This is an optimization exercise on Yosys and OpenROAD, whose aim is small area, a short achievable clock period and few clock cycles per item, not a production implementation. At most, simulation tests tie the RTL to the original design; equivalence was not proved. The series may have gaps, and a smaller design here may also do less where the tests do not look. Only the layout flow was run in run 8; the RTL was not checked for function there.

## flow/design.v in outline (module list and top-level ports)
// module add_sub: 7 lines
// module multi: 1736 lines
// module benc: 5 lines
// module ainv: 3 lines
// module fa: 4 lines
// module ha: 4 lines
module multi #(parameter N = 32) (a,b,clk,out,load,done);
  // ...
==> flow/run.sh <==
#!/bin/bash
# synth_recipe.tcl (not shown) runs the flow's synth.tcl, then flattens the netlist and writes it again
# the make line also repeats each setting of config.mk as NAME=value (left out here)
make -C /OpenROAD-flow-scripts/flow DESIGN_CONFIG=/design/flow/config.mk WORK_HOME=/design/flow/orfs CLKGATE_MAP_FILE= SYNTH_SCRIPT=/design/flow/synth_recipe.tcl finish
==> flow/config.mk <==
export PLATFORM = sky130hd
export DESIGN_NAME = multi
export DESIGN_NICKNAME = multi
export VERILOG_FILES = /design/flow/design.v
export SDC_FILE = /design/flow/constraint.sdc
export NUM_CORES = 4
export LEC_CHECK = 0
export ABC_AREA = 1
export CAP_MARGIN = 20
export CORE_MARGIN = 2
export CORE_UTILIZATION = 50
export SETUP_SLACK_MARGIN = 0.15
export SLEW_MARGIN = 20
export SYNTH_HIERARCHICAL = 1
==> flow/constraint.sdc <==
create_clock -name core_clock -period 4.0 [get_ports {clk}]
set_input_delay 0.8000 -clock core_clock [delete_from_list [all_inputs] [get_ports {clk}]]
set_output_delay 0.8000 -clock core_clock [all_outputs]
set_load 0.01 [all_outputs]
Run 1, layout detail:
Window x 98 to 148, y 147 to 197 um. Cells in gray, sequential cells in the stronger gray; small squares are vias.
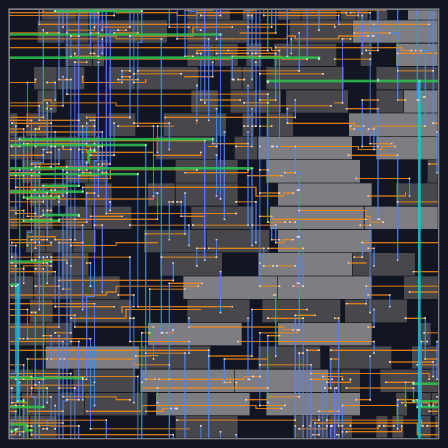
| layer | color |
|---|---|
| met3 | green |
| met2 | blue |
| met1 | orange |
| met4 | cyan |
most frequent: fa_1 (23), edfxtp_1 (19), xor2_1 (16)
cells with their middle in the window: 116
sequential cells in the window: 19

Run 1, clock network drawn from the DEF:
(2 px per um)
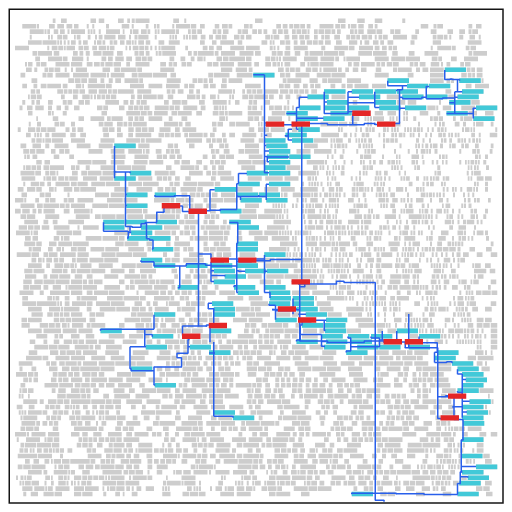
[clock wires] blue | length: 1950 um
[cells driving clock nets] red | count: 17
[flip-flops] cyan | count: 145
flops lie: widely spread
routed clock nets: 18

Run 1, routed metal, one color a layer:
(1.5 px per um)
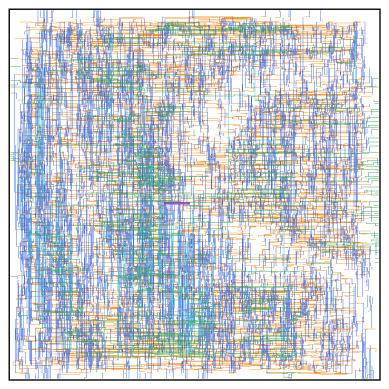
| layer | color | wire length |
|---|---|---|
| met2 | blue | 46.1 mm |
| met1 | orange | 43.7 mm |
| met3 | green | 9250 um |
| met5 | purple | 15.6 um |
| met4 | cyan | 3480 um |
Vias: 26.08k
Post-Route WL: 102500 um
total global-route track usage: 0.3361

==> reports/metrics.yaml, run 1 <==
hold_buffers: 0
fp.dieW_um: 246.1
yosysUniqueCellTypes: 37
synth_compound_area_frac: 0.1265
met2_usage: 0.5219
clock.fmax_mhz: 256.2
synthSimpleGateAreaFrac: 0.1055
period_needed_ps: 3903
grt_antenna_before_repair: 2
hold_ws_ps: 810.7
postSynthCellCount: 3394
netlist_area_sq_um: 29310
rows: 88
cts_sinks: 145
wl_met2_um: 46110
placed_cells: 4368
synth_top_family_by_area: "adder cells"
setup_viol: 0
globalplace.congestion: 0.9719
largest_register_ffs: 145
layout.cells.most_common: "xor2_1"
cpMostUsedCell: "fa_1"
nWellTaps: 765
via_per_inst: 5.827
top_usage_layer: "met2"
fillers: 4747
drive_gt1_frac: 0.2954
cp_cell_sequence: "clkdlybuf4s50_1 > clkinvlp_4 > buf_12 > o22ai_1 > xor2_1 > fa_1 > fa_1 > fa_1 > fa_2"
worstPathBufferInverterCount: 3
yosysTopAreaCellShare: 0.2917
seq_cells: 145
fp.dieArea_sq_um: 60570
hold_path.class: "input port to flop"
buffer_area_frac: 0.1610
worst_setup_path_end_kind: "flop"
fin_crit_sh: 0.9757
layout.cells.non_filler: 4475
worst_slew_pin_slew_ps: 622.0
grt_pass1_wl_um: 155100
synthAdderAreaFrac: 0.3391
drc_errors: 0
register_area_sq_um: 4354
drt.antenna.violating_nets: 0
cp_slowest_cell: "fa_1"
multi_input_area_sq_um: 24590
synthTopCellsByArea: "fa_1 (29%), xor2_1 (16%), edfxtp_1 (15%)"
areaGrowthSynthToFinish_pct: 29.89
multi_input_area_share: 0.6461
slew_viol_final: 0
tns_ps: 0
synth_edf_count: 145
crit_path_max_incr_delay_ps: 570
cp.arrival_ps: 4100
drtIter0Drc: 2385
sh_seq_area: 0.1144
wl_met3_um: 9251
clk_share: 0.01446
drv_cap: 0
start_util: 0.5070
synth_xor_area_frac: 0.1778
coreArea_sq_um: 57810
grt_util_met1: 0.4869
path_clk_slew_ps: 70
async_flop_share: 0
hold_depth: 1
cts_tree: "done"
use_met3: 0.04575
n_clock_buffer: 18
fin_util: 0.6586
final-hold-violation-count: 0
area_dominant_class: "multi-input gates"
ys.flop_type: "edfxtp_1"
post_cts_resized: 466
path_max_fanout: 12
rsz0062_at_grt: "true"
yosysTopAreaCell: "fa_1"
ys_ff_latch: 145
wl_per_cell_um: 22.91
ctsRootBufferMaster: "clkbuf_16"
status: "complete, no violations"
grt_max_degree: 59
fp.dieH_um: 246.1
synthTopCellsByCount: "xor2_1 (549), nand2_1 (547), o22ai_1 (495)"
cts_setup_buffers: 29
antenna_cells: 0
io_buffers: 129
pre_cts_ws_ps: -792.1
cp_top_family: "adder cells"
hpwl_um: 82140
synthMuxAreaShare: 0
postPlaceCellArea_sq_um: 34220
cp.required_ps: 4200
setup_slack_ps: 97.20
wl_met1_um: 43650
grt_pass1_vias: 26270
slew_headroom: 0.5853
final_cell_mix: "xor2_1 (504), nand2_1 (474), o22ai_1 (410)"
cts_buffers: 17
clock_path_buffers: 2
avgSynthCellArea_sq_um: 8.635
multi_input_cells: 2516
top_layer: "met5"
nets: 4301
yosysWarnings: 7
buffers: 637
yosys.cell_count.top_type: "xor2_1"
stdcell_area_sq_um: 38070
cp.depth: 9
inverters: 380
io_pins: 131
seq_area_frac_synth: 0.1486
gr-total-overflow: 0
worstSetupStartpointType: "input port"
critical_path_class: "input port to flop"
drt_first_pass_iters: 6
cts.htree.levels: 4
Testbench counts for the RTL of run 1, summed over its fixed seeds: cycles 2,048, items 2,048.
--- run 2 (diff from run 1) ---
==> flow/flow/run.sh (new file) <==
#!/bin/bash
# The standard layout (standard.sh, every step from synthesis to finish) with one change:
# the buffers that ORFS's buffer_ports puts on every input and output port are
# sky130_fd_sc_hd__buf_2 instead of the tool's default choice, a slow delay cell
# (clkdlybuf4s50_1) that adds about 0.4 ns to the port paths.
set -euo pipefail
export BUFFER_PORTS_ARGS="-buffer_cell sky130_fd_sc_hd__buf_2"
bash standard.sh > standard.log 2>&1
==> flow/standard.sh (new file) <==
#!/bin/bash
# synth_recipe.tcl (not shown) runs the flow's synth.tcl, then flattens the netlist and writes it again
# the make line also repeats each setting of config.mk as NAME=value (left out here)
make -C /OpenROAD-flow-scripts/flow DESIGN_CONFIG=/design/flow/config.mk WORK_HOME=/design/flow/orfs CLKGATE_MAP_FILE= SYNTH_SCRIPT=/design/flow/synth_recipe.tcl "${@:-finish}"
--- a/flow/config.mk
+++ b/flow/config.mk
@@ -10,5 +10,5 @@
 export CORE_MARGIN = 2
 export CORE_UTILIZATION = 50
-export SETUP_SLACK_MARGIN = 0.15
+export SETUP_SLACK_MARGIN = 0.1
 export SLEW_MARGIN = 20
 export SYNTH_HIERARCHICAL = 1
removed: flow/run.sh
Run 2, top view of the die:
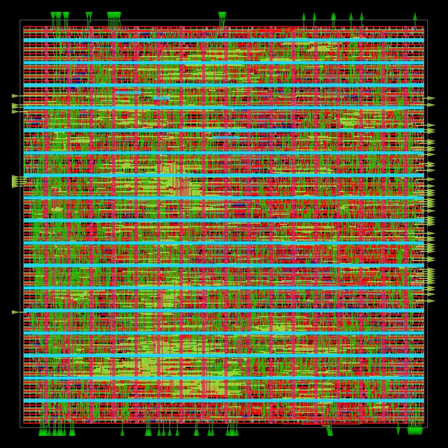
post-route design area: 34910 sq um
Die H: 246.1 um

==> reports/metrics.yaml, run 2 <==
status: "complete, no violations"
cts_sinks: 145
wl_met3_um: 9587
cts_buffers: 17
vias: 25250
worstPathBufferInverterCount: 3
io_pins: 131
synthTopCellsByCount: "xor2_1 (549), nand2_1 (547), o22ai_1 (495)"
synth_compound_area_frac: 0.1265
synth_top_family_by_area: "adder cells"
top_layer: "met5"
path_clk_slew_ps: 60
ys_ff_latch: 145
synth_xor_area_frac: 0.1778
worst_slew_pin_slew_ps: 621.4
grt_antenna_before_repair: 3
postSynthCellCount: 3394
setup_viol: 0
drtIter0Drc: 2254
wl_um: 96340
top_usage_layer: "met2"
async_flop_share: 0
tns_ps: 0
nets: 4192
largest_register_ffs: 145
gr-total-overflow: 0
cp_cell_sequence: "buf_2 > buf_12 > xnor2_1 > buf_4 > o22ai_2 > xor2_1 > fa_2 > fa_1 > fa_1 > fa_2 > fa_2"
wl_met1_um: 40700
yosysTopAreaCell: "fa_1"
yosys.cell_count.top_type: "xor2_1"
drive_gt1_frac: 0.2125
seq_cells: 145
slew_headroom: 0.5857
period_needed_ps: 3899
fp.dieArea_sq_um: 60570
wl_per_cell_um: 22.07
yosysUniqueCellTypes: 37
grt_pass1_wl_um: 146800
netlist_area_sq_um: 29310
synthTopCellsByArea: "fa_1 (29%), xor2_1 (16%), edfxtp_1 (15%)"
multi_input_area_share: 0.6614
setup_slack_ps: 100.6
hold_path.class: "input port to flop"
critical_path_class: "input port to flop"
yosysTopAreaCellShare: 0.2917
use_met3: 0.08704
cts_tree: "done"
grt_max_degree: 66
cpMostUsedCell: "fa_2"
seq_area_frac_synth: 0.1486
final_cell_mix: "xor2_1 (540), nand2_1 (529), o22ai_1 (463)"
area_dominant_class: "multi-input gates"
post_cts_resized: 23
antenna_cells: 0
clock_path_buffers: 2
inverters: 378
cp_slowest_cell: "fa_1"
start_util: 0.5070
ctsRootBufferMaster: "clkbuf_16"
layout.cells.non_filler: 4365
avgSynthCellArea_sq_um: 8.635
register_area_sq_um: 4354
cp.arrival_ps: 4080
synthMuxAreaShare: 0
fillers: 5123
crit_path_max_incr_delay_ps: 550
fin_crit_sh: 0.9748
yosysWarnings: 7
io_buffers: 129
track_usage: 0.3187
cp.required_ps: 4180
final-hold-violation-count: 0
grt_pass1_vias: 25250
hold_buffers: 0
synth_edf_count: 145
drt.antenna.violating_nets: 0
grt_util_met1: 0.4375
clk_share: 0.01584
hold_depth: 1
buffer_area_frac: 0.1300
path_max_fanout: 8
worst_setup_path_end_kind: "flop"
worstSetupStartpointType: "input port"
postPlaceCellArea_sq_um: 33110
multi_input_area_sq_um: 23090
rows: 88
hold_ws_ps: 808.2
multi_input_cells: 2516
cp_top_family: "adder cells"
n_clock_buffer: 21
Run 2, cells colored by class:
(2 px per um)
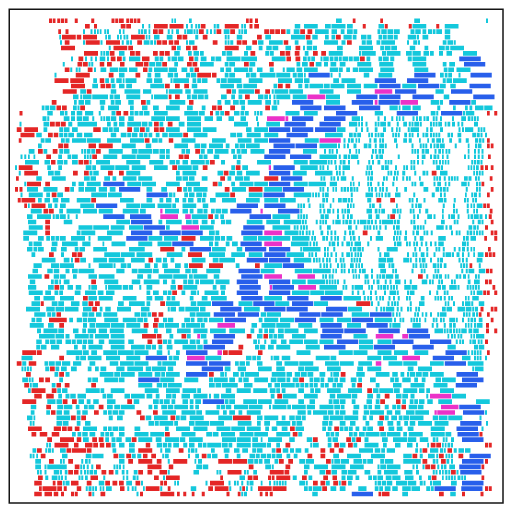
| class | color | cells | share of their area |
|---|---|---|---|
| other buffers and delay cells | red | 530 | 13% |
| all other logic | cyan | 2894 | 72% |
| clock drivers and dummy loads | magenta | 31 | 1.6% |
| flip-flops | blue | 145 | 13% |
total core area: 57810 sq um
fin util: 0.6039
sequential share of cell area: 0.1247

--- run 3 (diff from run 2) ---
==> flow/flow/run.sh (replaced) <==
#!/bin/bash
# The standard layout (standard.sh, every step from synthesis to finish) with two changes:
# - the buffers that ORFS's buffer_ports puts on every input and output port are
#   sky130_fd_sc_hd__buf_2 instead of the tool's default choice, a slow delay cell
#   (clkdlybuf4s50_1) that adds about 0.4 ns to the port paths;
# - after global routing, ORFS's power recovery (repair_timing -recover_power) downsizes
#   gates on paths that have slack to spare.
set -euo pipefail
export BUFFER_PORTS_ARGS="-buffer_cell sky130_fd_sc_hd__buf_2"
export RECOVER_POWER=100
bash standard.sh > standard.log 2>&1
Run 3, layout detail:
Window x 98 to 148, y 147 to 197 um. Cells in gray, sequential cells in the stronger gray; small squares are vias.
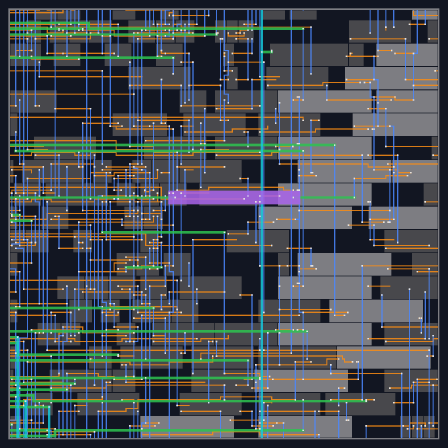
| layer | color |
|---|---|
| met4 | cyan |
| met5 | purple |
| met3 | green |
| met2 | blue |
| met1 | orange |
cells with their middle in the window: 106
sequential cells in the window: 18
most frequent: fa_1 (27), edfxtp_1 (18)

==> reports/metrics.yaml, run 3 <==
cp.arrival_ps: 4110
area_dominant_class: "multi-input gates"
worstPathBufferInverterCount: 3
via_per_inst: 5.798
worstSetupStartpointType: "input port"
hold_depth: 3
io_buffers: 129
top_layer: "met5"
netlist_area_sq_um: 29310
async_flop_share: 0
period_needed_ps: 3932
hpwl_um: 79330
synth_xor_area_frac: 0.1778
coreArea_sq_um: 57810
register_area_sq_um: 4354
fin_crit_sh: 0.9830
status: "finished with violations"
grt_util_met1: 0.4375
cp_cell_sequence: "clkbuf_4 > xnor2_1 > buf_4 > clkbuf_1 > o22ai_1 > xor2_1 > fa_1 > fa_1 > fa_2 > fa_2 > fa_1"
drt.antenna.violating_nets: 0
cts.htree.levels: 4
multi_input_area_sq_um: 23010
worst_setup_path_end_kind: "flop"
yosysWarnings: 7
slew_viol_final: 127
grt_pass1_wl_um: 146800
avgSynthCellArea_sq_um: 8.635
grt_pass1_vias: 25250
setup_viol: 0
wl_met3_um: 9711
start_util: 0.5070
cpMostUsedCell: "fa_1"
path_max_fanout: 11
wl_um: 96500
synth_edf_count: 145
synthSimpleGateAreaFrac: 0.1055
cts_tree: "done"
critical_path_class: "input port to flop"
synthMuxAreaShare: 0
inverters: 378
postSynthCellCount: 3394
wl_met1_um: 40840
seq_cells: 145
worst_slew_pin_slew_ps: 1650
synth_top_family_by_area: "adder cells"
ys_ff_latch: 145
synthAdderAreaFrac: 0.3391
ys.flop_type: "edfxtp_1"
seq_area_frac_synth: 0.1486
multi_input_area_share: 0.6628
postPlaceCellArea_sq_um: 33110
nets: 4192
drc_errors: 0
clock_path_buffers: 2
synthTopCellsByCount: "xor2_1 (549), nand2_1 (547), o22ai_1 (495)"
grt_antenna_before_repair: 3
multi_input_cells: 2516
drtIter0Drc: 2412
cts_setup_buffers: 0
fp.dieH_um: 246.1
fp.dieW_um: 246.1
io_pins: 131
cp_slowest_cell: "fa_1"
yosys.cell_count.top_type: "xor2_1"
drive_gt1_frac: 0.1958
use_met3: 0.08704
drt_first_pass_iters: 6
wl_met2_um: 43540
nWellTaps: 765
synth_compound_area_frac: 0.1265
violatedChecks: "max-capacitance violations, max-slew violations"
hold_ws_ps: 1080
placed_cells: 4317
antenna_cells: 0
cp_top_family: "adder cells"
fp.dieArea_sq_um: 60570
drv_cap: 2
tns_ps: 0
hold_buffers: 0
Run 3, cells colored by class:
(2 px per um)
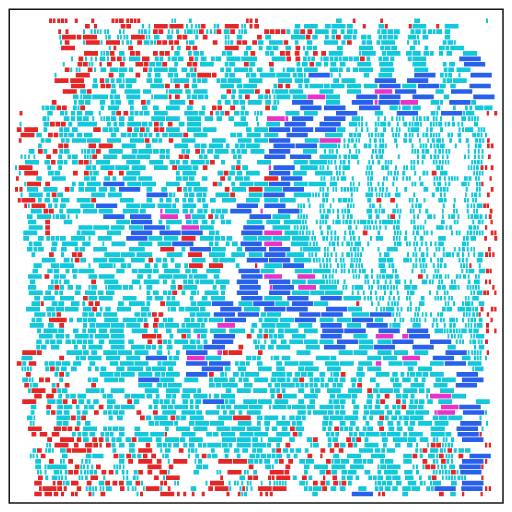
| class | color | cells | share of their area |
|---|---|---|---|
| clock drivers and dummy loads | magenta | 31 | 1.6% |
| flip-flops | blue | 145 | 13% |
| all other logic | cyan | 2894 | 72% |
| other buffers and delay cells | red | 530 | 13% |
post-route design area: 34720 sq um
sequential share of cell area: 0.1254
placement row count: 88

## Run 4: large edit since run 3, in outline
flow/design.v: 1759 -> 1725 lines; modules unchanged: 5
  multi: edited, 1736 -> 1702 lines
==> flow/run.sh (new file) <==
#!/bin/bash
# synth_recipe.tcl (not shown) runs the flow's synth.tcl, then flattens the netlist and writes it again
# the make line also repeats each setting of config.mk as NAME=value (left out here)
make -C /OpenROAD-flow-scripts/flow DESIGN_CONFIG=/design/flow/config.mk WORK_HOME=/design/flow/orfs CLKGATE_MAP_FILE= SYNTH_SCRIPT=/design/flow/synth_recipe.tcl finish
removed: flow/flow/run.sh
removed: flow/standard.sh
Run 4, routed metal, one color a layer:
(1.5 px per um)
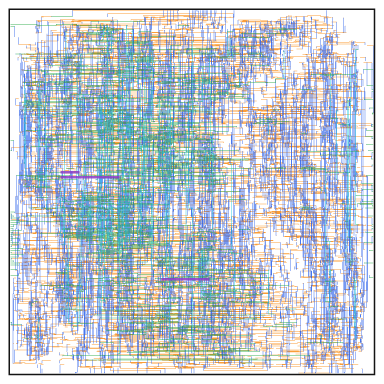
| layer | color | wire length |
|---|---|---|
| met2 | blue | 48.4 mm |
| met4 | cyan | 5820 um |
| met3 | green | 12500 um |
| met5 | purple | 79.1 um |
| met1 | orange | 43.7 mm |
WL per Instance: 25.49 um
Post-Route WL: 110500 um
total global-route track usage: 0.3694
Vias: 26.20k

==> reports/metrics.yaml, run 4 <==
status: "complete, no violations"
synthAdderAreaFrac: 0.3495
setup_viol: 0
cts.htree.levels: 4
clock_path_buffers: 2
final_cell_mix: "xor2_1 (524), o22ai_1 (442), nand2_1 (433)"
grt_pass1_vias: 26320
seq_area_frac_synth: 0.1532
avgSynthCellArea_sq_um: 8.870
ys.flop_type: "edfxtp_1"
register_area_sq_um: 4354
postSynthCellCount: 3205
yosysTopAreaCell: "fa_1"
n_clock_buffer: 17
worst_slew_pin_slew_ps: 586.4
top_usage_layer: "met2"
critical_path_class: "input port to flop"
rows: 87
cp_top_family: "adder cells"
cp.arrival_ps: 4140
fp.dieArea_sq_um: 58780
globalplace.congestion: 0.9799
final-hold-violation-count: 0
hold_depth: 1
sh_seq_area: 0.1173
fin_crit_sh: 0.9798
tns_ps: 0
nets: 4171
netlist_area_sq_um: 28430
area_dominant_class: "multi-input gates"
path_clk_slew_ps: 70
top_layer: "met5"
synthTopCellsByArea: "fa_1 (30%), xor2_1 (17%), edfxtp_1 (15%)"
synthTopCellsByCount: "xor2_1 (549), nand2_1 (498), o22ai_1 (495)"
yosys.cell_count.top_type: "xor2_1"
cp.required_ps: 4220
yosysWarnings: 7
io_buffers: 129
yosysUniqueCellTypes: 38
synth_top_family_by_area: "adder cells"
seq_cells: 145
period_needed_ps: 3919
cts_setup_buffers: 42
antenna_cells: 0
layout.cells.most_common: "xor2_1"
wl_met1_um: 43700
slew_headroom: 0.6091
crit_path_max_incr_delay_ps: 510
hpwl_um: 83050
cts_sinks: 145
synthSimpleGateAreaFrac: 0.1024
setup_slack_ps: 80.79
grt_max_degree: 62
cp_slowest_cell: "fa_1"
drive_gt1_frac: 0.2779
start_util: 0.5052
worstPathBufferInverterCount: 3
multi_input_cells: 2433
path_max_fanout: 7
wl_met2_um: 48400
postPlaceCellArea_sq_um: 33860
drt_first_pass_iters: 6
areaGrowthSynthToFinish_pct: 30.55
use_met3: 0.09394
worst_setup_path_end_kind: "flop"
async_flop_share: 0
cts_tree: "done"
cts_buffers: 17
met2_usage: 0.5613
hold_ws_ps: 784.3
yosysTopAreaCellShare: 0.3007
slew_viol_final: 0
drc_errors: 0
cp_cell_sequence: "buf_12 > o21ai_4 > nand2_4 > buf_12 > buf_4 > o22ai_4 > xor2_2 > fa_1 > fa_1 > fa_1 > fa_2 > fa_1"
via_per_inst: 6.042
drtIter0Drc: 2840
worstSetupStartpointType: "input port"
post_cts_resized: 389
pre_cts_ws_ps: -739.8
synthMuxAreaShare: 0
hold_buffers: 0
rsz0062_at_grt: "true"
io_pins: 131
wl_met3_um: 12520
cpMostUsedCell: "fa_1"
multi_input_area_sq_um: 23670
fillers: 4595
clk_share: 0.01581
largest_register_ffs: 145
drv_cap: 0
ys_ff_latch: 145
inverters: 330
clock.fmax_mhz: 255.2
synth_xor_area_frac: 0.1783
buffer_area_frac: 0.1702
grt_pass1_wl_um: 162400
stdcell_area_sq_um: 37120
buffers: 640
cp.depth: 12
coreArea_sq_um: 56280
ctsRootBufferMaster: "clkbuf_16"
synth_compound_area_frac: 0.1275
multi_input_area_share: 0.6376
grt_util_met1: 0.5029
drt.antenna.violating_nets: 0
synth_edf_count: 145
hold_path.class: "input port to flop"
gr-total-overflow: 0
nWellTaps: 756
placed_cells: 4220
grt_antenna_before_repair: 3
Testbench counts for the RTL of run 4, summed over its fixed seeds: cycles 2,048, items 2,048.
Run 4, top view of the die:
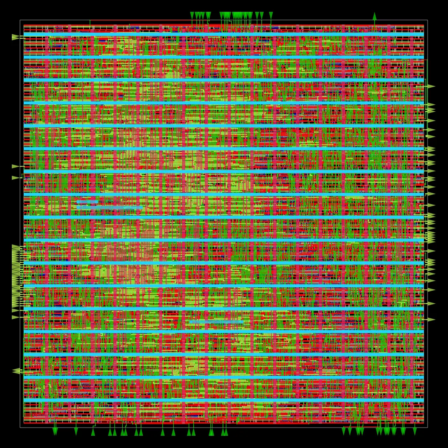
Finished Layout Cells: 4336
fin util: 0.6595
DIE WIDTH: 242.5 um

--- run 5 (diff from run 4) ---
==> flow/flow/run.sh (new file) <==
#!/bin/bash
# The standard layout (standard.sh, every step from synthesis to finish) with one change:
# the buffers that ORFS's buffer_ports puts on every input and output port are
# sky130_fd_sc_hd__buf_2 instead of the tool's default choice, a slow delay cell
# (clkdlybuf4s50_1) that adds about 0.4 ns to the port paths.
set -euo pipefail
export BUFFER_PORTS_ARGS="-buffer_cell sky130_fd_sc_hd__buf_2"
bash standard.sh > standard.log 2>&1
==> flow/standard.sh (new file) <==
#!/bin/bash
# synth_recipe.tcl (not shown) runs the flow's synth.tcl, then flattens the netlist and writes it again
# the make line also repeats each setting of config.mk as NAME=value (left out here)
make -C /OpenROAD-flow-scripts/flow DESIGN_CONFIG=/design/flow/config.mk WORK_HOME=/design/flow/orfs CLKGATE_MAP_FILE= SYNTH_SCRIPT=/design/flow/synth_recipe.tcl "${@:-finish}"
--- a/flow/config.mk
+++ b/flow/config.mk
@@ -10,5 +10,5 @@
 export CORE_MARGIN = 2
 export CORE_UTILIZATION = 50
-export SETUP_SLACK_MARGIN = 0.1
+export SETUP_SLACK_MARGIN = 0.05
 export SLEW_MARGIN = 20
 export SYNTH_HIERARCHICAL = 1
removed: flow/run.sh
Run 5, top view of the die:
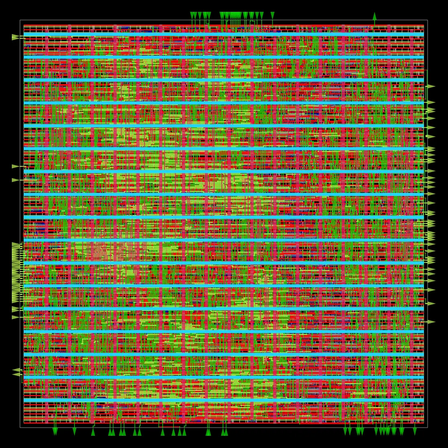
fin util: 0.5984
Die H: 242.5 um
Finished Layout Cells: 4138
post-route design area: 33680 sq um

==> reports/metrics.yaml, run 5 <==
status: "complete, no violations"
ys_ff_latch: 145
avgSynthCellArea_sq_um: 8.870
buffer_area_frac: 0.1206
grt_pass1_wl_um: 152300
via_per_inst: 5.995
gr-total-overflow: 0
post_cts_resized: 50
tns_ps: 0
worstPathBufferInverterCount: 2
cts_sinks: 145
drc_errors: 0
clock.fmax_mhz: 256.7
path_clk_slew_ps: 70
hold_path.class: "input port to flop"
yosysWarnings: 7
final_cell_mix: "xor2_1 (548), nand2_1 (485), o22ai_1 (483)"
synthMuxAreaShare: 0
wl_met1_um: 41430
hold_buffers: 0
grt_antenna_before_repair: 0
rsz0062_at_grt: "true"
cp_top_family: "adder cells"
setup_slack_ps: 104.0
yosysTopAreaCell: "fa_1"
drv_cap: 0
synth_xor_area_frac: 0.1783
slew_headroom: 0.4702
io_pins: 131
n_clock_buffer: 17
final-hold-violation-count: 0
grt_max_degree: 80
areaGrowthSynthToFinish_pct: 18.46
use_met3: 0.08031
path_max_fanout: 17
fp.dieArea_sq_um: 58780
register_area_sq_um: 4354
seq_cells: 145
pre_cts_ws_ps: -351.1
drtIter0Drc: 2534
synth_edf_count: 145
multi_input_area_sq_um: 22470
seq_area_frac_synth: 0.1532
cp_cell_sequence: "clkbuf_4 > o21ai_1 > nand2_1 > buf_12 > o22ai_1 > xor2_1 > fa_1 > fa_1 > fa_1 > fa_1 > fa_1"
netlist_area_sq_um: 28430
wl_met3_um: 10200
nets: 3973
top_usage_layer: "met2"
cts_tree: "done"
multi_input_area_share: 0.6673
start_util: 0.5052
async_flop_share: 0
fillers: 4963
cts_setup_buffers: 1
setup_viol: 0
synthAdderAreaFrac: 0.3495
cp_slowest_cell: "fa_1"
slew_viol_final: 0
yosysUniqueCellTypes: 38
yosysTopAreaCellShare: 0.3007
worst_setup_path_end_kind: "flop"
buffers: 442
yosys.cell_count.top_type: "xor2_1"
multi_input_cells: 2433
inverters: 330
antenna_cells: 0
wl_um: 101300
period_needed_ps: 3896
Run 5, cells colored by class:
(2 px per um)
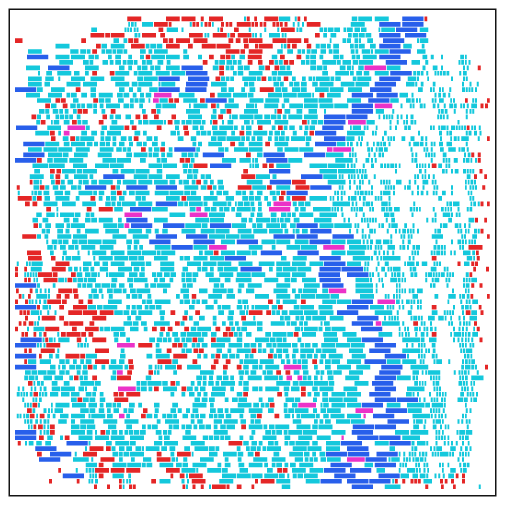
| class | color | cells | share of their area |
|---|---|---|---|
| clock drivers and dummy loads | magenta | 32 | 1.9% |
| flip-flops | blue | 145 | 13% |
| all other logic | cyan | 2763 | 72% |
| other buffers and delay cells | red | 442 | 12% |
sequential share of cell area: 0.1293
placement row count: 87

--- run 6 (diff from run 5) ---
--- a/flow/config.mk
+++ b/flow/config.mk
@@ -10,5 +10,5 @@
 export CORE_MARGIN = 2
 export CORE_UTILIZATION = 50
-export SETUP_SLACK_MARGIN = 0.05
+export SETUP_SLACK_MARGIN = 0.1
 export SLEW_MARGIN = 20
 export SYNTH_HIERARCHICAL = 1
Run 6, layout detail:
Window x 96 to 146, y 145 to 195 um. Cells in gray, sequential cells in the stronger gray; small squares are vias.
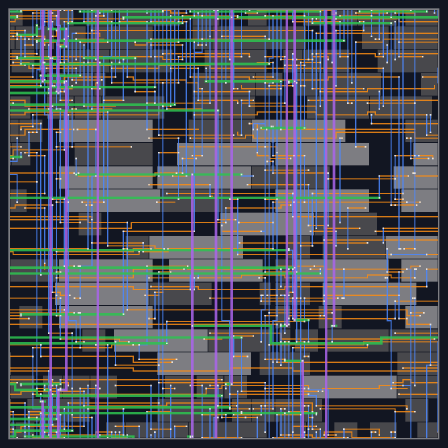
| layer | color |
|---|---|
| met1 | orange |
| met2 | blue |
| met3 | green |
| met4 | purple |
most frequent: fa_1 (23), edfxtp_1 (20)
cells with their middle in the window: 112
sequential cells in the window: 20

==> reports/metrics.yaml, run 6 <==
buffer_area_frac: 0.1198
met2_usage: 0.5300
cts_sinks: 145
netlist_area_sq_um: 28430
gr-total-overflow: 0
cpMostUsedCell: "fa_1"
multi_input_area_sq_um: 22680
critical_path_class: "input port to flop"
synth_xor_area_frac: 0.1783
drtIter0Drc: 2914
areaGrowthSynthToFinish_pct: 19.23
drt.antenna.violating_nets: 0
multi_input_area_share: 0.6692
rows: 87
synthTopCellsByCount: "xor2_1 (549), nand2_1 (498), o22ai_1 (495)"
clk_share: 0.01790
drt_first_pass_iters: 8
cp_cell_sequence: "buf_2 > inv_1 > nand2_1 > nand2_1 > buf_12 > o22ai_1 > xor2_1 > ha_1 > fa_1 > fa_1 > fa_2 > fa_1"
yosysUniqueCellTypes: 38
placed_cells: 4112
yosysTopAreaCellShare: 0.3007
fp.dieArea_sq_um: 58780
clock_path_buffers: 2
synthMuxAreaShare: 0
cts.htree.levels: 4
synth_top_family_by_area: "adder cells"
coreArea_sq_um: 56280
fillers: 4971
multi_input_cells: 2433
wl_um: 103000
setup_slack_ps: 116.0
area_dominant_class: "multi-input gates"
n_clock_buffer: 18
layout.cells.most_common: "xor2_1"
yosysWarnings: 7
synthSimpleGateAreaFrac: 0.1024
period_needed_ps: 3884
worstSetupStartpointType: "input port"
cp_slowest_cell: "fa_1"
final_cell_mix: "xor2_1 (546), o22ai_1 (476), nand2_1 (471)"
grt_pass1_wl_um: 154500
hold_path.class: "input port to flop"
yosys.cell_count.top_type: "xor2_1"
use_met3: 0.08319
top_layer: "met4"
postPlaceCellArea_sq_um: 32210
path_clk_slew_ps: 70
postSynthCellCount: 3205
slew_viol_final: 0
buffers: 467
ys.flop_type: "edfxtp_1"
status: "complete, no violations"
wl_met1_um: 42810
slew_headroom: 0.5568
pre_cts_ws_ps: -383.5
setup_viol: 0
cp_top_family: "adder cells"
ys_ff_latch: 145
stdcell_area_sq_um: 33900
seq_area_frac_synth: 0.1532
drive_gt1_frac: 0.2128
hold_buffers: 0
cts_buffers: 17
tns_ps: 0
start_util: 0.5052
largest_register_ffs: 145
nets: 3998
drc_errors: 0
io_pins: 131
clock.fmax_mhz: 257.5
synthTopCellsByArea: "fa_1 (30%), xor2_1 (17%), edfxtp_1 (15%)"
hold_depth: 1
cts_tree: "done"
drv_cap: 0
cts_setup_buffers: 4
seq_cells: 145
worstPathBufferInverterCount: 3
wl_met2_um: 45180
rsz0062_at_grt: "true"
wl_met3_um: 10640
grt_pass1_vias: 25090
grt_util_met1: 0.4847
worst_setup_path_end_kind: "flop"
nWellTaps: 756
synth_compound_area_frac: 0.1275
Run 6, routed metal, one color a layer:
(1.5 px per um)
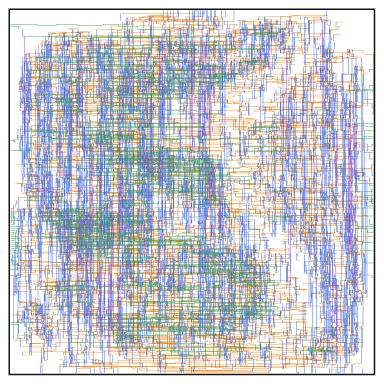
| layer | color | wire length |
|---|---|---|
| met2 | blue | 45.2 mm |
| met1 | orange | 42.8 mm |
| met4 | purple | 4390 um |
| met3 | green | 10600 um |
Vias: 24.81k
WL per Instance: 24.73 um

--- run 7 (diff from run 6) ---
--- a/flow/config.mk
+++ b/flow/config.mk
@@ -10,4 +10,5 @@
 export CORE_MARGIN = 2
 export CORE_UTILIZATION = 50
+export GPL_ROUTABILITY_DRIVEN = 0
 export SETUP_SLACK_MARGIN = 0.1
 export SLEW_MARGIN = 20
Run 7, clock tree branches:
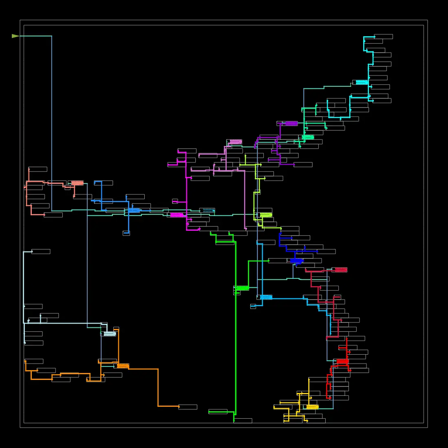
CTS sink cnt: 145
Root Driver: clkbuf_16
CTS Buf Count: 17
H-tree level count: 4

==> reports/metrics.yaml, run 7 <==
seq_area_frac_synth: 0.1532
layout.cells.most_common: "xor2_1"
seq_cells: 145
use_met3: 0.08497
cpMostUsedCell: "fa_1"
fillers: 4811
wl_met2_um: 43770
final-hold-violation-count: 0
postPlaceCellArea_sq_um: 32330
avgSynthCellArea_sq_um: 8.870
met2_usage: 0.5119
synthMuxAreaShare: 0
clk_share: 0.01658
drt_first_pass_iters: 7
synth_top_family_by_area: "adder cells"
tns_ps: 0
synthAdderAreaFrac: 0.3495
placed_cells: 4108
worst_setup_path_end_kind: "flop"
path_clk_slew_ps: 80
cts_tree: "done"
clock_path_buffers: 2
ys_ff_latch: 145
track_usage: 0.3334
buffer_area_frac: 0.1218
yosysTopAreaCell: "fa_1"
cp.depth: 14
start_util: 0.5052
netlist_area_sq_um: 28430
grt_antenna_before_repair: 2
hold_ws_ps: 785.3
async_flop_share: 0
slew_headroom: 0.5895
antenna_cells: 0
clock.fmax_mhz: 257.3
fp.dieArea_sq_um: 58780
worstPathBufferInverterCount: 5
rsz0062_at_grt: "true"
largest_register_ffs: 145
yosysTopAreaCellShare: 0.3007
wl_met3_um: 10390
synth_compound_area_frac: 0.1275
path_max_fanout: 12
drtIter0Drc: 3046
critical_path_class: "input port to flop"
buffers: 456
fp.dieW_um: 242.5
drv_cap: 0
wl_per_cell_um: 23.76
synthTopCellsByCount: "xor2_1 (549), nand2_1 (498), o22ai_1 (495)"
cp.required_ps: 4210
io_buffers: 129
register_area_sq_um: 4354
inverters: 330
crit_path_max_incr_delay_ps: 560
nets: 3987
grt_util_met1: 0.4513
yosysWarnings: 7
pre_cts_ws_ps: -416.4
cp_cell_sequence: "clkbuf_4 > buf_4 > inv_1 > nand2_1 > nand2_2 > buf_12 > o22ai_2 > xor2_1 > buf_4 > ha_1 > fa_1 > fa_1 > fa_1 > fa_1"
final_cell_mix: "xor2_1 (543), o22ai_1 (476), nand2_1 (476)"
coreArea_sq_um: 56280
nWellTaps: 756
worst_slew_pin_slew_ps: 615.7
fin_util: 0.6007
multi_input_cells: 2433
setup_slack_ps: 114.1
synth_xor_area_frac: 0.1783
drc_errors: 0
top_usage_layer: "met2"
worstSetupStartpointType: "input port"
grt_max_degree: 65
top_layer: "met5"
rows: 87
setup_viol: 0
hold_buffers: 0
grt_pass1_wl_um: 149800
period_needed_ps: 3886
wl_met1_um: 40250
cp_top_family: "adder cells"
drive_gt1_frac: 0.2014
fin_crit_sh: 0.9715
synthSimpleGateAreaFrac: 0.1024
slew_viol_final: 0
synthTopCellsByArea: "fa_1 (30%), xor2_1 (17%), edfxtp_1 (15%)"
vias: 25040
gr-total-overflow: 0
post_cts_resized: 46
postSynthCellCount: 3205
sh_seq_area: 0.1288
n_clock_buffer: 17
multi_input_area_sq_um: 22590
cp.arrival_ps: 4100
multi_input_area_share: 0.6682
yosysUniqueCellTypes: 38
cp_slowest_cell: "fa_1"
cts_setup_buffers: 0
grt_pass1_vias: 25270
hold_depth: 1
fp.dieH_um: 242.5
yosys.cell_count.top_type: "xor2_1"
drt.antenna.violating_nets: 0
status: "complete, no violations"
ys.flop_type: "edfxtp_1"
areaGrowthSynthToFinish_pct: 18.90
synth_edf_count: 145
hpwl_um: 76780
hold_path.class: "input port to flop"
area_dominant_class: "multi-input gates"
via_per_inst: 6.030
Run 7, top view of the die:
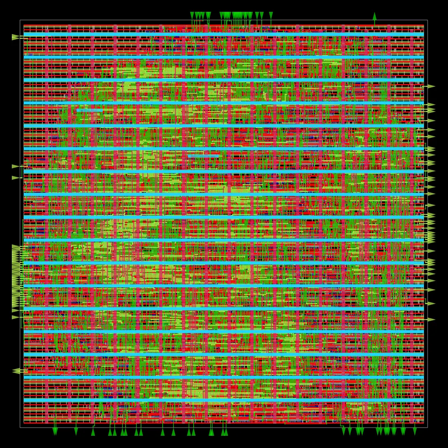
I/O pin count: 131
post-route design area: 33800 sq um
Post-Route WL: 98630 um
Finished Layout Cells: 4152

--- run 8 (diff from run 7) ---
--- a/flow/design.v
+++ b/flow/design.v
@@ -11,5 +11,5 @@
   output [2*N-1:0] out;
   output done;
-  reg [144:0] r;
+  reg [138:0] r;
   reg dn;
   wire neg0 = b[1];
@@ -1465,4 +1465,16 @@
   wire s873, c874;
   fa us873 (s757, s575, c756, s873, c874);
+  wire s875, c876;
+  fa us875 (s759, s579, c758, s875, c876);
+  wire s877, c878;
+  fa us877 (s761, s583, c760, s877, c878);
+  wire s879, c880;
+  fa us879 (s763, s587, c762, s879, c880);
+  wire s925, c926;
+  fa us925 (c808, s679, s809, s925, c926);
+  wire s929, c930;
+  fa us929 (c812, s687, s813, s929, c930);
+  wire s931, c932;
+  fa us931 (s815, s691, c814, s931, c932);
   wire s933, c934;
   fa us933 (c816, c692, s817, s933, c934);
@@ -1495,215 +1507,197 @@
     if (load) begin
       dn <= 1'b1;
-      r[0] <= s579;
-      r[1] <= c758;
-      r[2] <= s759;
-      r[3] <= s583;
-      r[4] <= c760;
-      r[5] <= s761;
-      r[6] <= s587;
-      r[7] <= c762;
-      r[8] <= s763;
-      r[9] <= s591;
-      r[10] <= c764;
-      r[11] <= s765;
-      r[12] <= s595;
-      r[13] <= c766;
-      r[14] <= s767;
-      r[15] <= s599;
-      r[16] <= c768;
-      r[17] <= s769;
-      r[18] <= s603;
-      r[19] <= c770;
-      r[20] <= s771;
-      r[21] <= s607;
-      r[22] <= c772;
-      r[23] <= s773;
-      r[24] <= s611;
-      r[25] <= c774;
-      r[26] <= s775;
-      r[27] <= s615;
-      r[28] <= c776;
-      r[29] <= s777;
-      r[30] <= s619;
-      r[31] <= c778;
-      r[32] <= s779;
-      r[33] <= s623;
-      r[34] <= c780;
-      r[35] <= s781;
-      r[36] <= s627;
-      r[37] <= c782;
-      r[38] <= s783;
-      r[39] <= s631;
-      r[40] <= c784;
-      r[41] <= s785;
-      r[42] <= s635;
-      r[43] <= c786;
-      r[44] <= s787;
-      r[45] <= s639;
-      r[46] <= c788;
-      r[47] <= s789;
-      r[48] <= s643;
-      r[49] <= c790;
-      r[50] <= s791;
-      r[51] <= s647;
-      r[52] <= c792;
-      r[53] <= s793;
-      r[54] <= s651;
-      r[55] <= c794;
-      r[56] <= s795;
-      r[57] <= s655;
-      r[58] <= c796;
-      r[59] <= s797;
-      r[60] <= c656;
-      r[61] <= s799;
-      r[62] <= c798;
-      r[63] <= s663;
-      r[64] <= s801;
-      r[65] <= c800;
-      r[66] <= s667;
-      r[67] <= c802;
-      r[68] <= s803;
-      r[69] <= s671;
-      r[70] <= c804;
-      r[71] <= s805;
-      r[72] <= s675;
-      r[73] <= c806;
-      r[74] <= s807;
-      r[75] <= s679;
-      r[76] <= s809;
-      r[77] <= c808;
-      r[78] <= s683;
-      r[79] <= c810;
-      r[80] <= s811;
-      r[81] <= s687;
-      r[82] <= s813;
-      r[83] <= c812;
-      r[84] <= s691;
-      r[85] <= c814;
-      r[86] <= s815;
-      r[87] <= p15_31;
-      r[88] <= lo[10];
-      r[89] <= lo[0];
-      r[90] <= lo[1];
-      r[91] <= lo[2];
-      r[92] <= lo[3];
-      r[93] <= lo[4];
-      r[94] <= lo[5];
-      r[95] <= lo[6];
-      r[96] <= lo[7];
-      r[97] <= lo[8];
-      r[98] <= lo[9];
-      r[99] <= c856;
-      r[100] <= s857;
-      r[101] <= c858;
-      r[102] <= s859;
-      r[103] <= c860;
-      r[104] <= s861;
-      r[105] <= c862;
-      r[106] <= s863;
-      r[107] <= c864;
-      r[108] <= s865;
-      r[109] <= c866;
-      r[110] <= s867;
-      r[111] <= c868;
-      r[112] <= s869;
-      r[113] <= c870;
-      r[114] <= s871;
-      r[115] <= c872;
-      r[116] <= s873;
-      r[117] <= c874;
-      r[118] <= s933;
-      r[119] <= c934;
-      r[120] <= s935;
-      r[121] <= c936;
-      r[122] <= s937;
-      r[123] <= c938;
-      r[124] <= s939;
-      r[125] <= c940;
-      r[126] <= s941;
-      r[127] <= c942;
-      r[128] <= s943;
-      r[129] <= c944;
-      r[130] <= s945;
-      r[131] <= c946;
-      r[132] <= s947;
-      r[133] <= c948;
-      r[134] <= s949;
-      r[135] <= c950;
-      r[136] <= s951;
-      r[137] <= c952;
-      r[138] <= s953;
-      r[139] <= c954;
-      r[140] <= s955;
-      r[141] <= c956;
-      r[142] <= s957;
-      r[143] <= c958;
-      r[144] <= p15_32;
+      r[0] <= s591;
+      r[1] <= c764;
+      r[2] <= s765;
+      r[3] <= s595;
+      r[4] <= c766;
+      r[5] <= s767;
+      r[6] <= s599;
+      r[7] <= c768;
+      r[8] <= s769;
+      r[9] <= s603;
+      r[10] <= c770;
+      r[11] <= s771;
+      r[12] <= s607;
+      r[13] <= c772;
+      r[14] <= s773;
+      r[15] <= s611;
+      r[16] <= c774;
+      r[17] <= s775;
+      r[18] <= s615;
+      r[19] <= c776;
+      r[20] <= s777;
+      r[21] <= s619;
+      r[22] <= c778;
+      r[23] <= s779;
+      r[24] <= s623;
+      r[25] <= c780;
+      r[26] <= s781;
+      r[27] <= s627;
+      r[28] <= c782;
+      r[29] <= s783;
+      r[30] <= s631;
+      r[31] <= c784;
+      r[32] <= s785;
+      r[33] <= s635;
+      r[34] <= c786;
+      r[35] <= s787;
+      r[36] <= s639;
+      r[37] <= c788;
+      r[38] <= s789;
+      r[39] <= s643;
+      r[40] <= c790;
+      r[41] <= s791;
+      r[42] <= s647;
+      r[43] <= c792;
+      r[44] <= s793;
+      r[45] <= s651;
+      r[46] <= c794;
+      r[47] <= s795;
+      r[48] <= s655;
+      r[49] <= c796;
+      r[50] <= s797;
+      r[51] <= c656;
+      r[52] <= s799;
+      r[53] <= c798;
+      r[54] <= s663;
+      r[55] <= s801;
+      r[56] <= c800;
+      r[57] <= s667;
+      r[58] <= c802;
+      r[59] <= s803;
+      r[60] <= s671;
+      r[61] <= c804;
+      r[62] <= s805;
+      r[63] <= s675;
+      r[64] <= c806;
+      r[65] <= s807;
+      r[66] <= s683;
+      r[67] <= c810;
+      r[68] <= s811;
+      r[69] <= p15_31;
+      r[70] <= lo[10];
+      r[71] <= lo[0];
+      r[72] <= lo[1];
+      r[73] <= lo[2];
+      r[74] <= lo[3];
+      r[75] <= lo[4];
+      r[76] <= lo[5];
+      r[77] <= lo[6];
+      r[78] <= lo[7];
+      r[79] <= lo[8];
+      r[80] <= lo[9];
+      r[81] <= c856;
+      r[82] <= s857;
+      r[83] <= c858;
+      r[84] <= s859;
+      r[85] <= c860;
+      r[86] <= s861;
+      r[87] <= c862;
+      r[88] <= s863;
+      r[89] <= c864;
+      r[90] <= s865;
+      r[91] <= c866;
+      r[92] <= s867;
+      r[93] <= c868;
+      r[94] <= s869;
+      r[95] <= c870;
+      r[96] <= s871;
+      r[97] <= c872;
+      r[98] <= s873;
+      r[99] <= c874;
+      r[100] <= s875;
+      r[101] <= c876;
+      r[102] <= s877;
+      r[103] <= c878;
+      r[104] <= s879;
+      r[105] <= c880;
+      r[106] <= s925;
+      r[107] <= c926;
+      r[108] <= s929;
+      r[109] <= c930;
+      r[110] <= s931;
+      r[111] <= c932;
+      r[112] <= s933;
+      r[113] <= c934;
+      r[114] <= s935;
+      r[115] <= c936;
+      r[116] <= s937;
+      r[117] <= c938;
+      r[118] <= s939;
+      r[119] <= c940;
+      r[120] <= s941;
+      r[121] <= c942;
+      r[122] <= s943;
+      r[123] <= c944;
+      r[124] <= s945;
+      r[125] <= c946;
+      r[126] <= s947;
+      r[127] <= c948;
+      r[128] <= s949;
+      r[129] <= c950;
+      r[130] <= s951;
+      r[131] <= c952;
+      r[132] <= s953;
+      r[133] <= c954;
+      r[134] <= s955;
+      r[135] <= c956;
+      r[136] <= s957;
+      r[137] <= c958;
+      r[138] <= p15_32;
     end
   end
-  wire s875, c876;
-  fa us875 (r[2], r[0], r[1], s875, c876);
-  wire s877, c878;
-  fa us877 (r[5], r[3], r[4], s877, c878);
-  wire s879, c880;
-  fa us879 (r[8], r[6], r[7], s879, c880);
   wire s881, c882;
-  fa us881 (r[11], r[9], r[10], s881, c882);
+  fa us881 (r[2], r[0], r[1], s881, c882);
   wire s883, c884;
-  fa us883 (r[14], r[12], r[13], s883, c884);
+  fa us883 (r[5], r[3], r[4], s883, c884);
   wire s885, c886;
-  fa us885 (r[17], r[15], r[16], s885, c886);
+  fa us885 (r[8], r[6], r[7], s885, c886);
   wire s887, c888;
-  fa us887 (r[20], r[18], r[19], s887, c888);
+  fa us887 (r[11], r[9], r[10], s887, c888);
   wire s889, c890;
-  fa us889 (r[23], r[21], r[22], s889, c890);
+  fa us889 (r[14], r[12], r[13], s889, c890);
   wire s891, c892;
-  fa us891 (r[26], r[24], r[25], s891, c892);
+  fa us891 (r[17], r[15], r[16], s891, c892);
   wire s893, c894;
-  fa us893 (r[29], r[27], r[28], s893, c894);
+  fa us893 (r[20], r[18], r[19], s893, c894);
   wire s895, c896;
-  fa us895 (r[32], r[30], r[31], s895, c896);
+  fa us895 (r[23], r[21], r[22], s895, c896);
   wire s897, c898;
-  fa us897 (r[35], r[33], r[34], s897, c898);
+  fa us897 (r[26], r[24], r[25], s897, c898);
   wire s899, c900;
-  fa us899 (r[38], r[36], r[37], s899, c900);
+  fa us899 (r[29], r[27], r[28], s899, c900);
   wire s901, c902;
-  fa us901 (r[41], r[39], r[40], s901, c902);
+  fa us901 (r[32], r[30], r[31], s901, c902);
   wire s903, c904;
-  fa us903 (r[44], r[42], r[43], s903, c904);
+  fa us903 (r[35], r[33], r[34], s903, c904);
   wire s905, c906;
-  fa us905 (r[47], r[45], r[46], s905, c906);
+  fa us905 (r[38], r[36], r[37], s905, c906);
   wire s907, c908;
-  fa us907 (r[50], r[48], r[49], s907, c908);
+  fa us907 (r[41], r[39], r[40], s907, c908);
   wire s909, c910;
-  fa us909 (r[53], r[51], r[52], s909, c910);
+  fa us909 (r[44], r[42], r[43], s909, c910);
   wire s911, c912;
-  fa us911 (r[56], r[54], r[55], s911, c912);
+  fa us911 (r[47], r[45], r[46], s911, c912);
   wire s913, c914;
-  fa us913 (r[59], r[57], r[58], s913, c914);
+  fa us913 (r[50], r[48], r[49], s913, c914);
   wire s915, c916;
-  fa us915 (r[62], r[60], r[61], s915, c916);
+  fa us915 (r[53], r[51], r[52], s915, c916);
   wire s917, c918;
-  fa us917 (r[65], r[63], r[64], s917, c918);
+  fa us917 (r[56], r[54], r[55], s917, c918);
   wire s919, c920;
-  fa us919 (r[68], r[66], r[67], s919, c920);
+  fa us919 (r[59], r[57], r[58], s919, c920);
   wire s921, c922;
-  fa us921 (r[71], r[69], r[70], s921, c922);
+  fa us921 (r[62], r[60], r[61], s921, c922);
   wire s923, c924;
-  fa us923 (r[74], r[72], r[73], s923, c924);
-  wire s925, c926;
-  fa us925 (r[77], r[75], r[76], s925, c926);
+  fa us923 (r[65], r[63], r[64], s923, c924);
   wire s927, c928;
-  fa us927 (r[80], r[78], r[79], s927, c928);
-  wire s929, c930;
-  fa us929 (r[83], r[81], r[82], s929, c930);
-  wire s931, c932;
-  fa us931 (r[86], r[84], r[85], s931, c932);
-  wire s959 = ~r[87];
-  wire c960 = r[87];
-  wire [2*N-1:0] x0 = {1'b1, c960, r[143], r[141], r[139], r[137], r[135], r[133], r[131], r[129], r[127], r[125], r[123], r[121], r[119], c932, c930, c928, c926, c924, c922, c920, c918, c916, c914, c912, c910, c908, c906, c904, c902, c900, c898, c896, c894, c892, c890, c888, c886, c884, c882, c880, c878, c876, r[117], r[115], r[113], r[111], r[109], r[107], r[105], r[103], r[101], r[99], r[98], r[97], r[96], r[95], r[94], r[93], r[92], r[91], r[90], r[89]};
-  wire [2*N-1:0] x1 = {1'b0, r[144], s959, r[142], r[140], r[138], r[136], r[134], r[132], r[130], r[128], r[126], r[124], r[122], r[120], r[118], s931, s929, s927, s925, s923, s921, s919, s917, s915, s913, s911, s909, s907, s905, s903, s901, s899, s897, s895, s893, s891, s889, s887, s885, s883, s881, s879, s877, s875, r[116], r[114], r[112], r[110], r[108], r[106], r[104], r[102], r[100], 1'b0, 1'b0, 1'b0, 1'b0, 1'b0, 1'b0, 1'b0, 1'b0, 1'b0, 1'b0};
+  fa us927 (r[68], r[66], r[67], s927, c928);
+  wire s959 = ~r[69];
+  wire c960 = r[69];
+  wire [2*N-1:0] x0 = {1'b1, c960, r[137], r[135], r[133], r[131], r[129], r[127], r[125], r[123], r[121], r[119], r[117], r[115], r[113], r[111], r[109], c928, r[107], c924, c922, c920, c918, c916, c914, c912, c910, c908, c906, c904, c902, c900, c898, c896, c894, c892, c890, c888, c886, c884, c882, r[105], r[103], r[101], r[99], r[97], r[95], r[93], r[91], r[89], r[87], r[85], r[83], r[81], r[80], r[79], r[78], r[77], r[76], r[75], r[74], r[73], r[72], r[71]};
+  wire [2*N-1:0] x1 = {1'b0, r[138], s959, r[136], r[134], r[132], r[130], r[128], r[126], r[124], r[122], r[120], r[118], r[116], r[114], r[112], r[110], r[108], s927, r[106], s923, s921, s919, s917, s915, s913, s911, s909, s907, s905, s903, s901, s899, s897, s895, s893, s891, s889, s887, s885, s883, s881, r[104], r[102], r[100], r[98], r[96], r[94], r[92], r[90], r[88], r[86], r[84], r[82], 1'b0, 1'b0, 1'b0, 1'b0, 1'b0, 1'b0, 1'b0, 1'b0, 1'b0, 1'b0};
   assign out[9:0] = x0[9:0];
-  assign out[2*N-1:10] = x0[2*N-1:10] + x1[2*N-1:10] + r[88];
+  assign out[2*N-1:10] = x0[2*N-1:10] + x1[2*N-1:10] + r[70];
   assign done = dn;
 endmodule
--- a/flow/config.mk
+++ b/flow/config.mk
@@ -10,5 +10,4 @@
 export CORE_MARGIN = 2
 export CORE_UTILIZATION = 50
-export GPL_ROUTABILITY_DRIVEN = 0
 export SETUP_SLACK_MARGIN = 0.1
 export SLEW_MARGIN = 20
Run 8, routed metal, one color a layer:
(1.5 px per um)
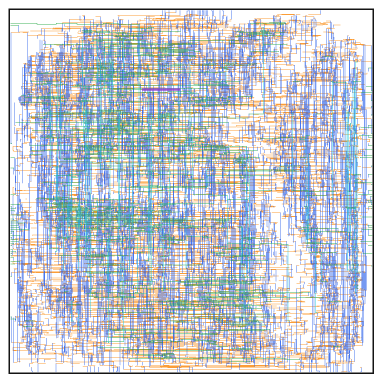
| layer | color | wire length |
|---|---|---|
| met2 | blue | 47.0 mm |
| met5 | purple | 23.9 um |
| met4 | cyan | 4330 um |
| met3 | green | 9970 um |
| met1 | orange | 43.6 mm |
Vias: 24.91k
total global-route track usage: 0.3559

==> reports/metrics.yaml, run 8 <==
worstSetupStartpointType: "input port"
ctsRootBufferMaster: "clkbuf_16"
ys_ff_latch: 139
synth_top_family_by_area: "adder cells"
synth_edf_count: 139
worst_setup_path_end_kind: "flop"
fin_crit_sh: 0.9748
wl_um: 104900
inverters: 330
slew_headroom: 0.4203
wl_met3_um: 9969
sh_seq_area: 0.1208
crit_path_max_incr_delay_ps: 520
period_needed_ps: 3899
post_cts_resized: 75
worst_slew_pin_slew_ps: 869.6
wl_met1_um: 43600
clock.fmax_mhz: 256.5
cp_top_family: "adder cells"
cts_setup_buffers: 3
fin_util: 0.6149
stdcell_area_sq_um: 34540
synth_compound_area_frac: 0.1284
grt_max_degree: 79
status: "complete, no violations"
cts_sinks: 139
nWellTaps: 756
avgSynthCellArea_sq_um: 8.831
drive_gt1_frac: 0.2395
cp.required_ps: 4210
synth_xor_area_frac: 0.1795
cts_buffers: 17
async_flop_share: 0
fp.dieArea_sq_um: 58420
hpwl_um: 82260
yosysUniqueCellTypes: 38
postPlaceCellArea_sq_um: 32490
setup_slack_ps: 101.0
synthSimpleGateAreaFrac: 0.1031
multi_input_area_sq_um: 22950
nets: 4045
ys.flop_type: "edfxtp_1"
drt.antenna.violating_nets: 0
cts_tree: "done"
use_met3: 0.07469
cp_cell_sequence: "clkbuf_4 > o21ai_1 > nand2_2 > buf_4 > o22ai_1 > xor2_1 > fa_1 > fa_2 > fa_2 > fa_1 > fa_1"
final_cell_mix: "xor2_1 (537), nand2_1 (463), o22ai_1 (451)"
drt_first_pass_iters: 6
via_per_inst: 5.919
setup_viol: 0
layout.cells.most_common: "xor2_1"
clock_path_buffers: 2
rows: 87
io_pins: 131
slew_viol_final: 0
hold_ws_ps: 912.7
fillers: 4809
hold_depth: 1
yosysWarnings: 7
top_usage_layer: "met2"
buffers: 520
largest_register_ffs: 139
synthAdderAreaFrac: 0.3518
final-hold-violation-count: 0
multi_input_area_share: 0.6645
seq_cells: 139
grt_pass1_wl_um: 155500
postSynthCellCount: 3199
cp.arrival_ps: 4110
wl_per_cell_um: 24.93
antenna_cells: 0
clk_share: 0.01909
seq_area_frac_synth: 0.1478
areaGrowthSynthToFinish_pct: 22.27
cpMostUsedCell: "fa_1"
fp.dieW_um: 241.7
path_clk_slew_ps: 80
cts.htree.levels: 4
yosysTopAreaCellShare: 0.3026
register_area_sq_um: 4174
n_clock_buffer: 17
coreArea_sq_um: 56170
start_util: 0.5029
cp_slowest_cell: "fa_1"
grt_pass1_vias: 25120
layout.cells.non_filler: 4209
placed_cells: 4158
grt_util_met1: 0.4864
buffer_area_frac: 0.1324
pre_cts_ws_ps: -469.9
netlist_area_sq_um: 28250
tns_ps: 0
met2_usage: 0.5552
hold_buffers: 0
fp.dieH_um: 241.7
synthTopCellsByCount: "xor2_1 (549), nand2_1 (498), o22ai_1 (495)"
synthTopCellsByArea: "fa_1 (30%), xor2_1 (17%), edfxtp_1 (15%)"
critical_path_class: "input port to flop"
cp.depth: 11
wl_met2_um: 47000
gr-total-overflow: 0
path_max_fanout: 7
area_dominant_class: "multi-input gates"
worstPathBufferInverterCount: 2
drc_errors: 0
yosys.cell_count.top_type: "xor2_1"
multi_input_cells: 2433
synthMuxAreaShare: 0
globalplace.congestion: 0.9745
drtIter0Drc: 2678
top_layer: "met5"
io_buffers: 129
grt_antenna_before_repair: 1
drv_cap: 0
rsz0062_at_grt: "true"
yosysTopAreaCell: "fa_1"
hold_path.class: "input port to flop"
Run 8, layout detail:
Window x 96 to 146, y 144 to 194 um. Cells in gray, sequential cells in the stronger gray; small squares are vias.
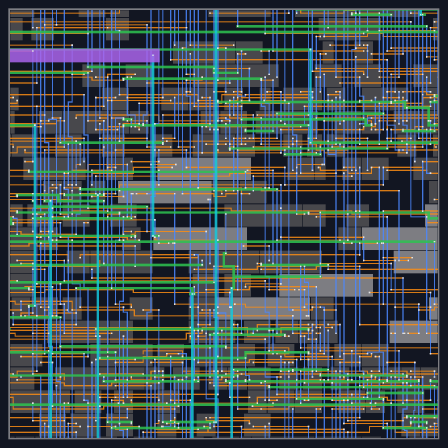
| layer | color |
|---|---|
| met5 | purple |
| met1 | orange |
| met3 | green |
| met2 | blue |
| met4 | cyan |
cells with their middle in the window: 137
sequential cells in the window: 7
most frequent: xor2_1 (42), o22ai_1 (41), buf_4 (22)


==> screenshots <==
Routed metal, one color a layer.
(1.5 px per um)
Plate I
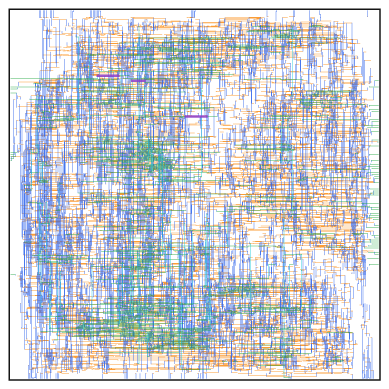
Plate II
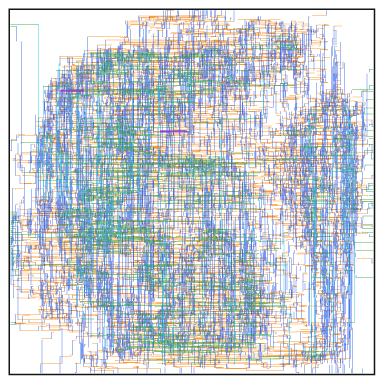
run 7: Plate II
run 2: Plate I

what the ideal ports hide:
No port has a modelled driver above. Below, the same layouts with a new extraction and two added sets of constraints.
Step 1 (the two cells are an assumption about what drives the block):
set clk [get_ports {clk}]
set_driving_cell -lib_cell sky130_fd_sc_hd__clkbuf_16 $clk
set_driving_cell -lib_cell sky130_fd_sc_hd__buf_2 [delete_from_list [all_inputs] $clk]
Step 2 also shifts input and output timing later by t, the mid clock arrival at the registers, as if the neighbouring blocks saw the same clock.
Three values: ideal ports, drivers, drivers and shift; two values: the first two.
run	t (ns)	setup slack, ns	worst data-port slew with drivers (ns)	cell pins on the clock port's net
run 1	0.492	0.097 / 0.120 / -0.373	0.17	1
run 2	0.491	0.101 / 0.121 / -0.370	0.11	1
run 3	0.491	0.068 / 0.095 / -0.397	0.11	1
run 4	0.542	0.081 / 0.062 / -0.448	0.07	1
run 5	0.534	0.104 / 0.091 / -0.401	0.07	1
run 6	0.534	0.116 / 0.149 / -0.382	0.08	1
run 7	0.537	0.114 / 0.074 / -0.389	0.06	1
run 8	0.542	0.101 / 0.090 / -0.414	0.06	1
The setup slack of run 4, which loses most, moves by -0.019 ns with the drivers and by -0.529 ns with both steps.
